Source: an optimization exercise on an open RTL-to-GDS flow (aim: small area, a short achievable clock period and few clock cycles per item). Production flows keep margins and buffers that such runs may drop.
In this exercise RTL edits were held to simulation tests only and were not proved equivalent to the original.
Not every run is shown, and edits may drop behaviour that the tests do not exercise.

### flow/run.sh
#!/bin/bash
# synth_recipe.tcl (not shown) runs the flow's synth.tcl, then flattens the netlist and writes it again
# the make line also repeats each setting of config.mk as NAME=value (left out here)
make -C /OpenROAD-flow-scripts/flow DESIGN_CONFIG=/design/flow/config.mk WORK_HOME=/design/flow/orfs CLKGATE_MAP_FILE= SYNTH_SCRIPT=/design/flow/synth_recipe.tcl finish
### flow/config.mk
export PLATFORM = sky130hd
export DESIGN_NAME = product_gen
export DESIGN_NICKNAME = product_gen
export VERILOG_FILES = /design/flow/design.v
export SDC_FILE = /design/flow/constraint.sdc
export NUM_CORES = 4
export LEC_CHECK = 0
export CAP_MARGIN = 20
export CORE_MARGIN = 2
export CORE_UTILIZATION = 40
export SLEW_MARGIN = 20
### flow/constraint.sdc
create_clock -name core_clock -period 5.0 [get_ports {clk}]
set_input_delay 1.0000 -clock core_clock [delete_from_list [all_inputs] [get_ports {clk}]]
set_output_delay 1.0000 -clock core_clock [all_outputs]
set_load 0.01 [all_outputs]
### flow/design.v
module product_gen
#(
parameter WORD_SIZE=29
)
(
  input wire clk,
  output reg[2*WORD_SIZE-1:0] sum1,
  input wire[WORD_SIZE-1:0] min,
  input wire[WORD_SIZE-1:0]q
);
  wire[2*WORD_SIZE-1:0] sum;
  wire [WORD_SIZE-1:0] temp[WORD_SIZE:1];
  wire [WORD_SIZE-1:0] ptemp[WORD_SIZE-1:1];
  row_gen #(.WORD_SIZE(WORD_SIZE)) r_first (clk,ptemp[1], temp[1], sum[0], min, {WORD_SIZE{1'b0}}, q[0]);
  genvar c;
  generate 
    for(c=2;c<=WORD_SIZE-1;c++) begin:row_inst
      row_gen #(.WORD_SIZE(WORD_SIZE)) r_intermediate (clk, ptemp[c], temp[c], sum[c-1], temp[c-1], ptemp[c-1], q[c-1]);
    end
  endgenerate
  row_gen #(.WORD_SIZE(WORD_SIZE)) r_last (clk,sum[2*WORD_SIZE-1:WORD_SIZE], temp[WORD_SIZE], sum[WORD_SIZE-1], temp[WORD_SIZE-1], ptemp[WORD_SIZE-1], q[WORD_SIZE-1]);
always@(posedge clk)
begin
  sum1<=sum;
end
endmodule
module row_gen
#(
parameter WORD_SIZE = 29
)
(
input wire clk,
output reg[WORD_SIZE-1:0] ppo1,
output reg[WORD_SIZE-1:0] mout1,
output reg sum1,
input wire[WORD_SIZE-1:0] min,
input wire[WORD_SIZE-1:0] ppi,
input wire q
);
wire[28:0] ppo;
wire[28:0] mout;
wire sum;
wire c[WORD_SIZE-1:1];
block b_first (clk,sum,c[1],mout[0],min[0],ppi[0],q,1'b0);
genvar d;
  generate 
    for(d=2;d<=WORD_SIZE-1;d++) begin:block_inst
      block  b_intermediate (clk, ppo[d-2], c[d], mout[d-1], min[d-1], ppi[d-1], q, c[d-1]);
    end
endgenerate
block b_last (clk,ppo[WORD_SIZE-2], ppo[WORD_SIZE-1], mout[WORD_SIZE-1], min[WORD_SIZE-1], ppi[WORD_SIZE-1], q, c[WORD_SIZE-1]);
always@(posedge clk)
begin
  ppo1<=ppo;
  mout1<=mout;
  sum1<=sum;
end
endmodule
module block(
input wire clk,
output reg ppo1,  
output reg cout1,  
output reg mout1,  
input wire min,  
input wire ppi,  
input wire q,  
input wire cin  
);
wire ppo;
wire cout;
wire mout;
wire temp;
and(temp,min,q);
full_adder FA(clk,ppo,cout,ppi,temp,cin);
or(mout,min,1'b0);
always@(posedge clk)
begin
  ppo1<=ppo;
  cout1<=cout;
  mout1<=mout; 
end
endmodule
module full_adder(
input wire clk,
output reg sum1,
output reg cout1,
input wire in1,
input wire in2,
input wire cin
);
wire sum;
wire cout;
wire temp1;
wire temp2;
wire temp3;
xor(sum,in1,in2,cin);
and(temp1,in1,in2);
and(temp2,in1,cin);
and(temp3,in2,cin);
or(cout,temp1,temp2,temp3);
always@(posedge clk)
begin
  sum1<=sum;
  cout1<=cout;
end
endmodule
==> flow_summary.ini, run 1 <==
[setup_path]
cp_data_arrival_time_ns = 1.81
critPathCapture = sum1[22]
cp-end-kind = output port
required_ns = 4.00
rr_worst_depth = 3
reg2reg_slack_ns = 3.85
crit_cells = 1
worst-path-max-fanout = 1
r2r-start = row_inst[25].r_intermediate.mout1[9]
path_cells = clkdlybuf4s50_1
critPathBufInv = 1
slowest_stage = clkdlybuf4s50_1
crit_family = buffers and inverters
startpoint_type = flip-flop
max_stage_delay_ns = 0.57
critPathLaunch = sum1[22]
worstSetupPathType = flip-flop to output port

[floorplanning]
die_y_um = 614.5
dieWidth_um = 614.5
fp-row-count = 224
ios = 117
start_util = 0.4011
dieArea_mm2 = 0.3776

[drt]
drt_iter0_markers = 1791
drcViolationCount = 0
vias_per_cell = 3.628
ant_nets = 0
routed_wl_um = 151200
first_pass_iters = 4
vias = 60574

[clock_network]
ctsHoldBuffers = 0
clock_path_buffers = 4
root_buffer = clkbuf_16
clock_sinks = 5857
clk_pin_slew_ns = 0.06
cts_setup_buffers = 0
cts_tree = built
cts-resized-gates = 0

[sta]
timing.hold.ws_ns = 0.2961
fin_ws_ns = 2.192
setup_viol = 0
rsz0062_at_grt = no
fin_crit_ns = 2.808
fin_crit_sh = 0.5616
fmax_mhz = 356.1
report.final.slew_viol_count = 0
slew_headroom = 0.4152
max_slew.worst_pin.slew_ns = 0.8744
hold_viol = 0
finalSetupTns_ns = 0

[cells_and_area]
final_area_mm2 = 0.1734
drive_gt1_frac = 0.07312
layout.nets = 12195

[synthesis]
synthMostInstantiatedCell = dfxtp_1
synth_warnings = 4
synthFlopType = dfxtp_1
synth_cell_type_count = 13
synthTopCellsByCount = 5857 x dfxtp_1, 3132 x inv_1, 783 x fa_1, 783 x nand2_1, 42 x and2_1
synth_compound_area_frac = 0
yosysTopAreaCellShare = 0.7865
syn_inst = 10729
synth_xor_area_frac = 0
yosys_register_bits = 5857
synth_top_family_by_area = adder cells
synth_edf_count = 0
netlist_area_mm2 = 0.1491
muxShareOfSynthArea = 0
synth-simple-area-share = 0.02234
synth_fa_ha_area_frac = 0.1076
ys_async_sr_fraction = 0

[min_path]
holdPathEnd = row_inst[28].r_intermediate.mout1[25]
hold_depth = 0

[global_routing]
antenna_found_initial = 13
grt_overflow_total = 0
grt_max_degree = 30
grt_pass1_wl_um = 272000

[placed_design]
placed_cells = 15752
post_dp_cell_area_mm2 = 0.1559
dp_hpwl_um = 92640
place_congestion = 0.6711
port_buffers = 116
dpl_worst_slack_ns = 2.018

[run_status]
status = timing/DRC/antenna clean

[flow_run]
drv_cap = 0
Testbench counts for the RTL of run 1, summed over its fixed seeds: cycles 49,955, items 512.
## run 1: through the flow
step                  util
floorplan                -
global placement    0.4195
detailed placement  0.4195
CTS                 0.4667
global route        0.4667
finish              0.4667
## run 1: registers in the layout (all words and copies together) (netlist names), 28 cells and up
signal,count
row_inst.r_intermediate.mout1,783
row_inst.r_intermediate.ppo1,783
row_inst.r_intermediate.block_inst.b_intermediate.FA.cout1,729
row_inst.r_intermediate.block_inst.b_intermediate.FA.sum1,729
row_inst.r_intermediate.block_inst.b_intermediate.cout1,729
row_inst.r_intermediate.block_inst.b_intermediate.mout1,729
row_inst.r_intermediate.block_inst.b_intermediate.ppo1,729
sum1,58
r_first.mout1,29
r_last.ppo1,29
r_first.ppo1,28
## run 1: placed cells by master, fill, tap and decap left out, types with 9 or more instances in the layout
| cell | n |
|---|---|
| dfxtp_1 | 5857 |
| inv_1 | 3132 |
| nand2_1 | 783 |
| fa_1 | 783 |
| clkbuf_16 | 551 |
| clkbuf_1 | 127 |
| clkdlybuf4s50_1 | 110 |
| clkbuf_8 | 105 |
| clkinv_2 | 68 |
| and2_1 | 42 |
| ha_1 | 29 |
| inv_6 | 25 |
| bufinv_16 | 24 |
| clkinv_8 | 22 |
| buf_4 | 22 |
| clkinvlp_4 | 10 |
| and2_2 | 9 |
## run 1: layout make-up
cell class	count	area, µm²
diodes	2	5.005
fillers	33018	198200
multi-input cells	1653	19370
inverters	3132	11760
clock inverters	157	1833
repair buffers	138	1296
clock buffers	783	15710
flip-flops and latches	5857	117300
well taps	4972	6221
## run 1: logic make-up after synthesis
| logic type | count (synthesis) |
|---|---|
| flops | 5857 |
| simple gates | 841 |
| fa+ha+maj | 812 |
| buf+inv | 3219 |
## run 1: routing by layer
metal,track usage,up-vias,share of wire
li1,-,30809,-
met1,0.08442,28569,0.38
met2,0.1572,729,0.53
met3,0.02554,449,0.058
met4,0.03471,18,0.033
met5,0,-,0.00075
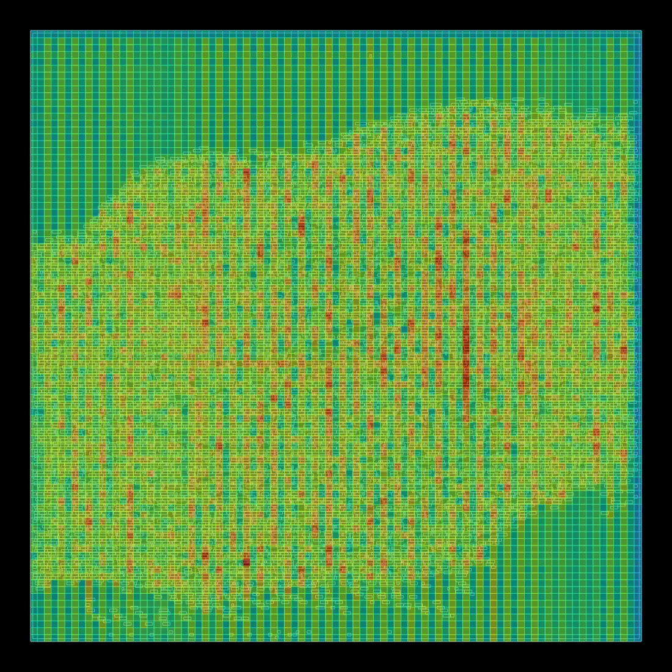
Figure 1: run 1, routing congestion.
met2 usage: 0.1572
Wirelength per Cell: 9.059 µm

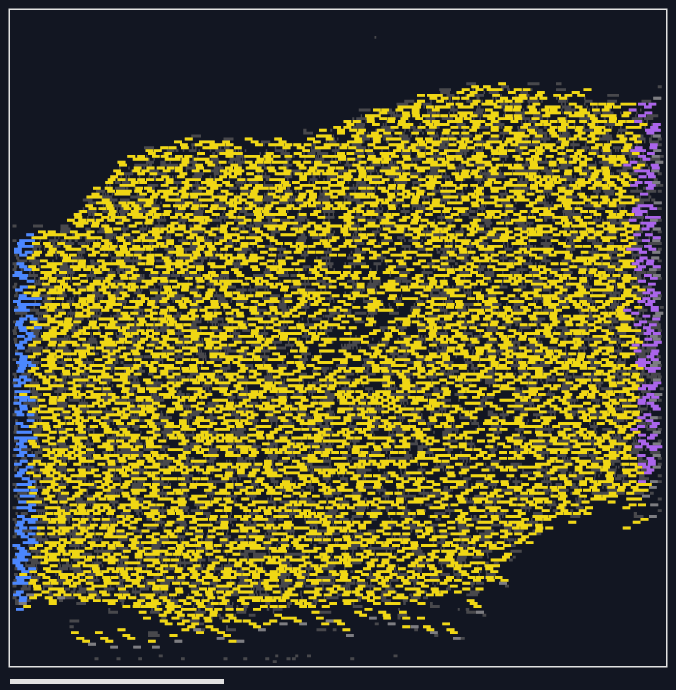
Figure 2: run 1, flops by top-level scope.
Scale bar: 200 µm. Other sequential cells in the stronger gray, the rest of the logic in the fainter gray.
[purple] r_last | flops: 146
[blue] r_first | flops: 145
[yellow] row_inst | flops: 5508

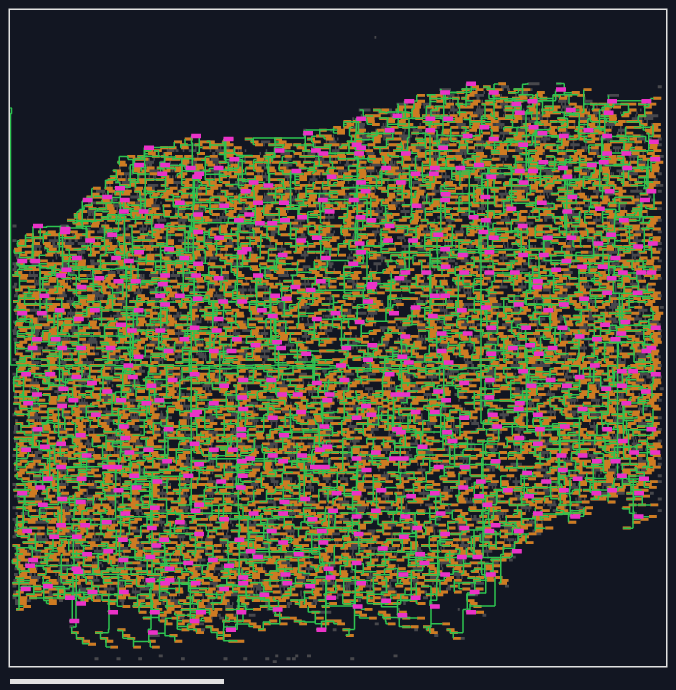
Figure 3: run 1, clock distribution.
Scale bar: 200 µm.
[magenta] clock-net drivers | count: 542
[green] clock wires | length: 57.4 mm
[orange] flip-flops | count: 5857
routed clock nets: 543
worst skew pair latency: 0.95 ns
Worst Skew: 0.03424 ns

--- run 2: outline of the changes from run 1 ---
flow/design.v: 106 -> 1801 lines; modules unchanged: 0
  product_gen: edited, 26 -> 1793 lines
  fa: new, 4 lines
  ha: new, 4 lines
  removed: row_gen, block, full_adder
==> module ha as of run 2 <==
module ha(input wire a, input wire b, output wire s, output wire co);
  assign s = a ^ b;
  assign co = a & b;
endmodule
==> module fa as of run 2 <==
module fa(input wire a, input wire b, input wire c, output wire s, output wire co);
  assign s = a ^ b ^ c;
  assign co = (a & b) | (a & c) | (b & c);
endmodule
--- a/flow/config.mk
+++ b/flow/config.mk
@@ -10,2 +10,4 @@
 export CORE_UTILIZATION = 40
 export SLEW_MARGIN = 20
+export SYNTH_HIERARCHICAL = 1
+export SYNTH_MINIMUM_KEEP_SIZE = 0
==> run 2 against run 1 <==
  * Now fails the layout checks on setup timing
  * Cell area shrank 83%
  * Setup slack lost 2.4 ns
  * Sequential share of layout area shrank 53 points
  * Final cell count shrank 80%
  * Via count shrank 67%
  * First-iteration DRC count grew 34%
  * Die area shrank 83%
  * Worst hold slack gained 0.45 ns
  * Utilization grew 2.6 points
  * Global-route usage grew 19 points
==> flow_summary.ini, run 2 <==
[run_status]
status = finished with violations
violations = setup timing

[global_routing]
antenna_found_initial = 3
grt_pass1_wl_um = 129900
use_met2 = 0.3967

[synthesis]
synth_warnings = 7
synthFlopType = dfxtp_1
synthTopCellsByCount = 414 x xnor2_1, 377 x fa_1, 364 x a22oi_1
ys_async_sr_fraction = 0
synthMostInstantiatedCell = xnor2_1
netlist_area_mm2 = 0.02436

[drt]
drcViolationCount = 0
ant_nets = 0
vias = 19919
first_pass_iters = 6
drt_iter0_markers = 2401

[sta]
finalSetupTns_ns = -2.237
report.final.slew_viol_count = 0
hold_viol = 0
fmax_mhz = 191.1
slew_headroom = 0.3829
fin_crit_ns = 5.234
fin_ws_ns = -0.2340
max_slew.worst_pin.slew_ns = 0.9200
setup_viol = 23

[clock_network]
cts_tree = built
clock_path_buffers = 3
clk_pin_slew_ns = 0.06

[min_path]
hold_depth = 2
holdPathEnd = r1131

[cells_and_area]
buffer_area_frac = 0.1180
nMultiInputCombCells = 1863
layout.nets = 3090
n_clock_buffer = 30
layout_common_cells = 402 x xnor2_1, 375 x fa_1, 364 x a22oi_1, 251 x buf_4, 208 x dfxtp_1
n_fill_cell = 5349
multi_input_area_share = 0.6721
layout_commonest_cell = xnor2_1
drive_gt1_frac = 0.2094
multi_input_area_mm2 = 0.01997
sh_seq_area = 0.1459
inv_count = 27
seq_cell_count = 216

[floorplanning]
fp-row-count = 90

[setup_path]
worstSetupPathType = flip-flop to output port
cp_data_arrival_time_ns = 4.23
cp-end-kind = output port

[placed_design]
dp_hpwl_um = 67860
placed_cells = 3264

[flow_run]
drv_cap = 0
Testbench counts for the RTL of run 2, summed over its fixed seeds: cycles 512, items 512.
[run 2: cell types whose count changed after synthesis, moves of 364 or more]
| cell | before | now |
|---|---|---|
| xnor2_1 | 0 | 414 |
| nand2_1 | 783 | 126 |
| fa_1 | 783 | 377 |
| a22oi_1 | 0 | 364 |
| inv_1 | 3132 | 14 |
| dfxtp_1 | 5857 | 216 |
[run 2: cells by family (layout without fill, tap and decap cells)]
| family | count (synthesis) | count (layout) | synth area share |
|---|---|---|---|
| buf+inv | 278 | 481 | 0.04844 |
| other cells | 1 | 17 | 0.0001540 |
| simple gates | 287 | 287 | 0.05877 |
| flops | 216 | 216 | 0.1775 |
| xor+xnor | 448 | 448 | 0.1611 |
| fa+ha+maj | 489 | 489 | 0.3674 |
| compound gates | 624 | 624 | 0.1866 |
[run 2: stage by stage]
step | utilization | hold slack (ns)
6_report | 0.4931 | 0.7441
5_1_grt | 0.4930 | 0.7358
4_1_cts | 0.4838 | 0.7157
3_5_place_dp | 0.4588 | 1.283
3_3_place_gp | 0.4588 | 1.273
2_1_floorplan | - | 1.028
[run 2: layer usage]
layer | up-vias | wire [µm]
li1 | 8503 | -
met1 | 10094 | 38930
met2 | 1179 | 37020
met3 | 141 | 9433
met4 | 2 | 2575
met5 | - | 13
[run 2: critical path: stages, from the launching register on]
cell      delay [ns]
dfxtp_2         0.32
fa_1            0.55
fa_1            0.45
ha_4            0.31
buf_6           0.13
inv_4           0.04
o221ai_4        0.21
a21oi_4         0.11
buf_6           0.13
o21ai_4         0.19
a21oi_4         0.11
o41ai_4         0.34
a31oi_4         0.17
o31ai_2         0.27
xor2_1          0.22
buf_2           0.17
[run 2: per-module statistics from Yosys (local to each module, per instance)]
module / area (µm²) / cells inside
ha: 12.51 / 1
product_gen: 16300 / 1925
fa: 20.02 / 1
[run 2: repair_timing]
action,4_1_cts,5_1_grt
buffers inserted,26,18
setup endpoints to repair,43,37
gates cloned,0,0
pin swaps,61,60
gates resized for setup,250,105
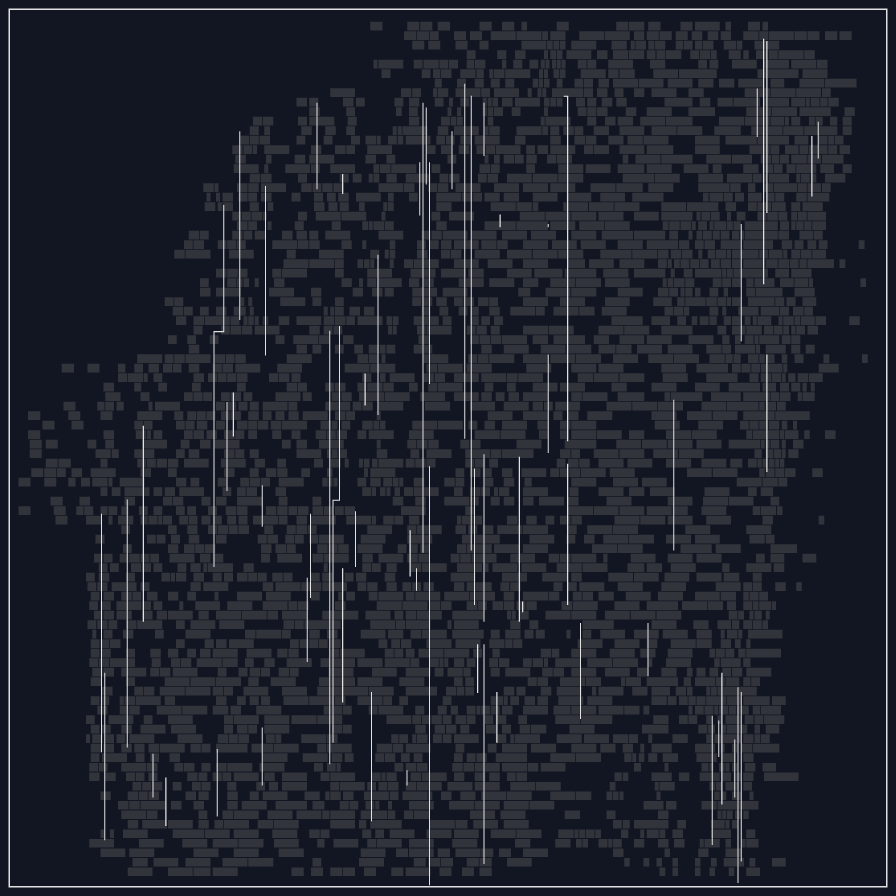
Figure 4: run 2, the metal 4 layer.
Cells faint in the background.
wire length on this layer: 2580 µm
share of all routed wire: 2.9%
nets with wire on the layer: 52

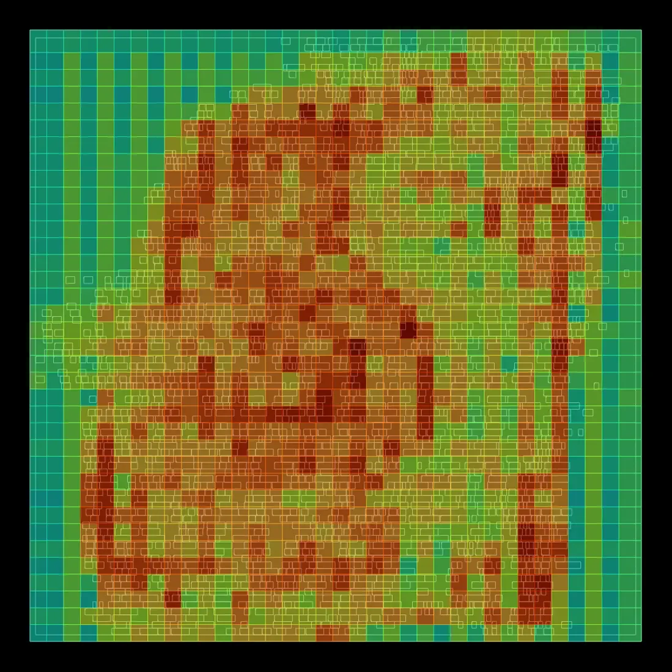
Figure 5: run 2, routing congestion.
final core utilization: 0.4931
Most Crowded Layer GR: met1
met3 usage: 0.05529
Total GRT Usage: 0.2735

[afterwards: timing with drivers on the ports]
No port has a modelled driver above. Below, the same layouts with a new extraction and two added sets of constraints. Step 1: set_driving_cell puts a clkbuf_16 on clk and a buf_2 on each other input, an assumption about the parent block. Step 2 times the ports against the registers' clock, not the clock port: input delays grow and output delays shrink by t, the midpoint of the rising clock arrivals with the driver on. a / b / c = no drivers / after step 1 / after step 2; a / b = the first two.
| run | shift t [ns] | setup slack, ns | hold WS [ns] | worst setup path after step 2 | worst register clock-pin slew, ns |
|---|---|---|---|---|---|
| run 1 | 1.024 | 2.192 / 2.101 / 1.976 | 0.296 / 0.296 / 0.296 | input to register | 0.07 / 0.07 |
| run 2 | 0.580 | -0.234 / -0.294 / -0.195 | 0.744 / 0.711 / 1.291 | input to register | 0.07 / 0.07 |
The setup slack of run 1, which loses most, moves by -0.091 ns with the drivers and by -0.216 ns with both steps.
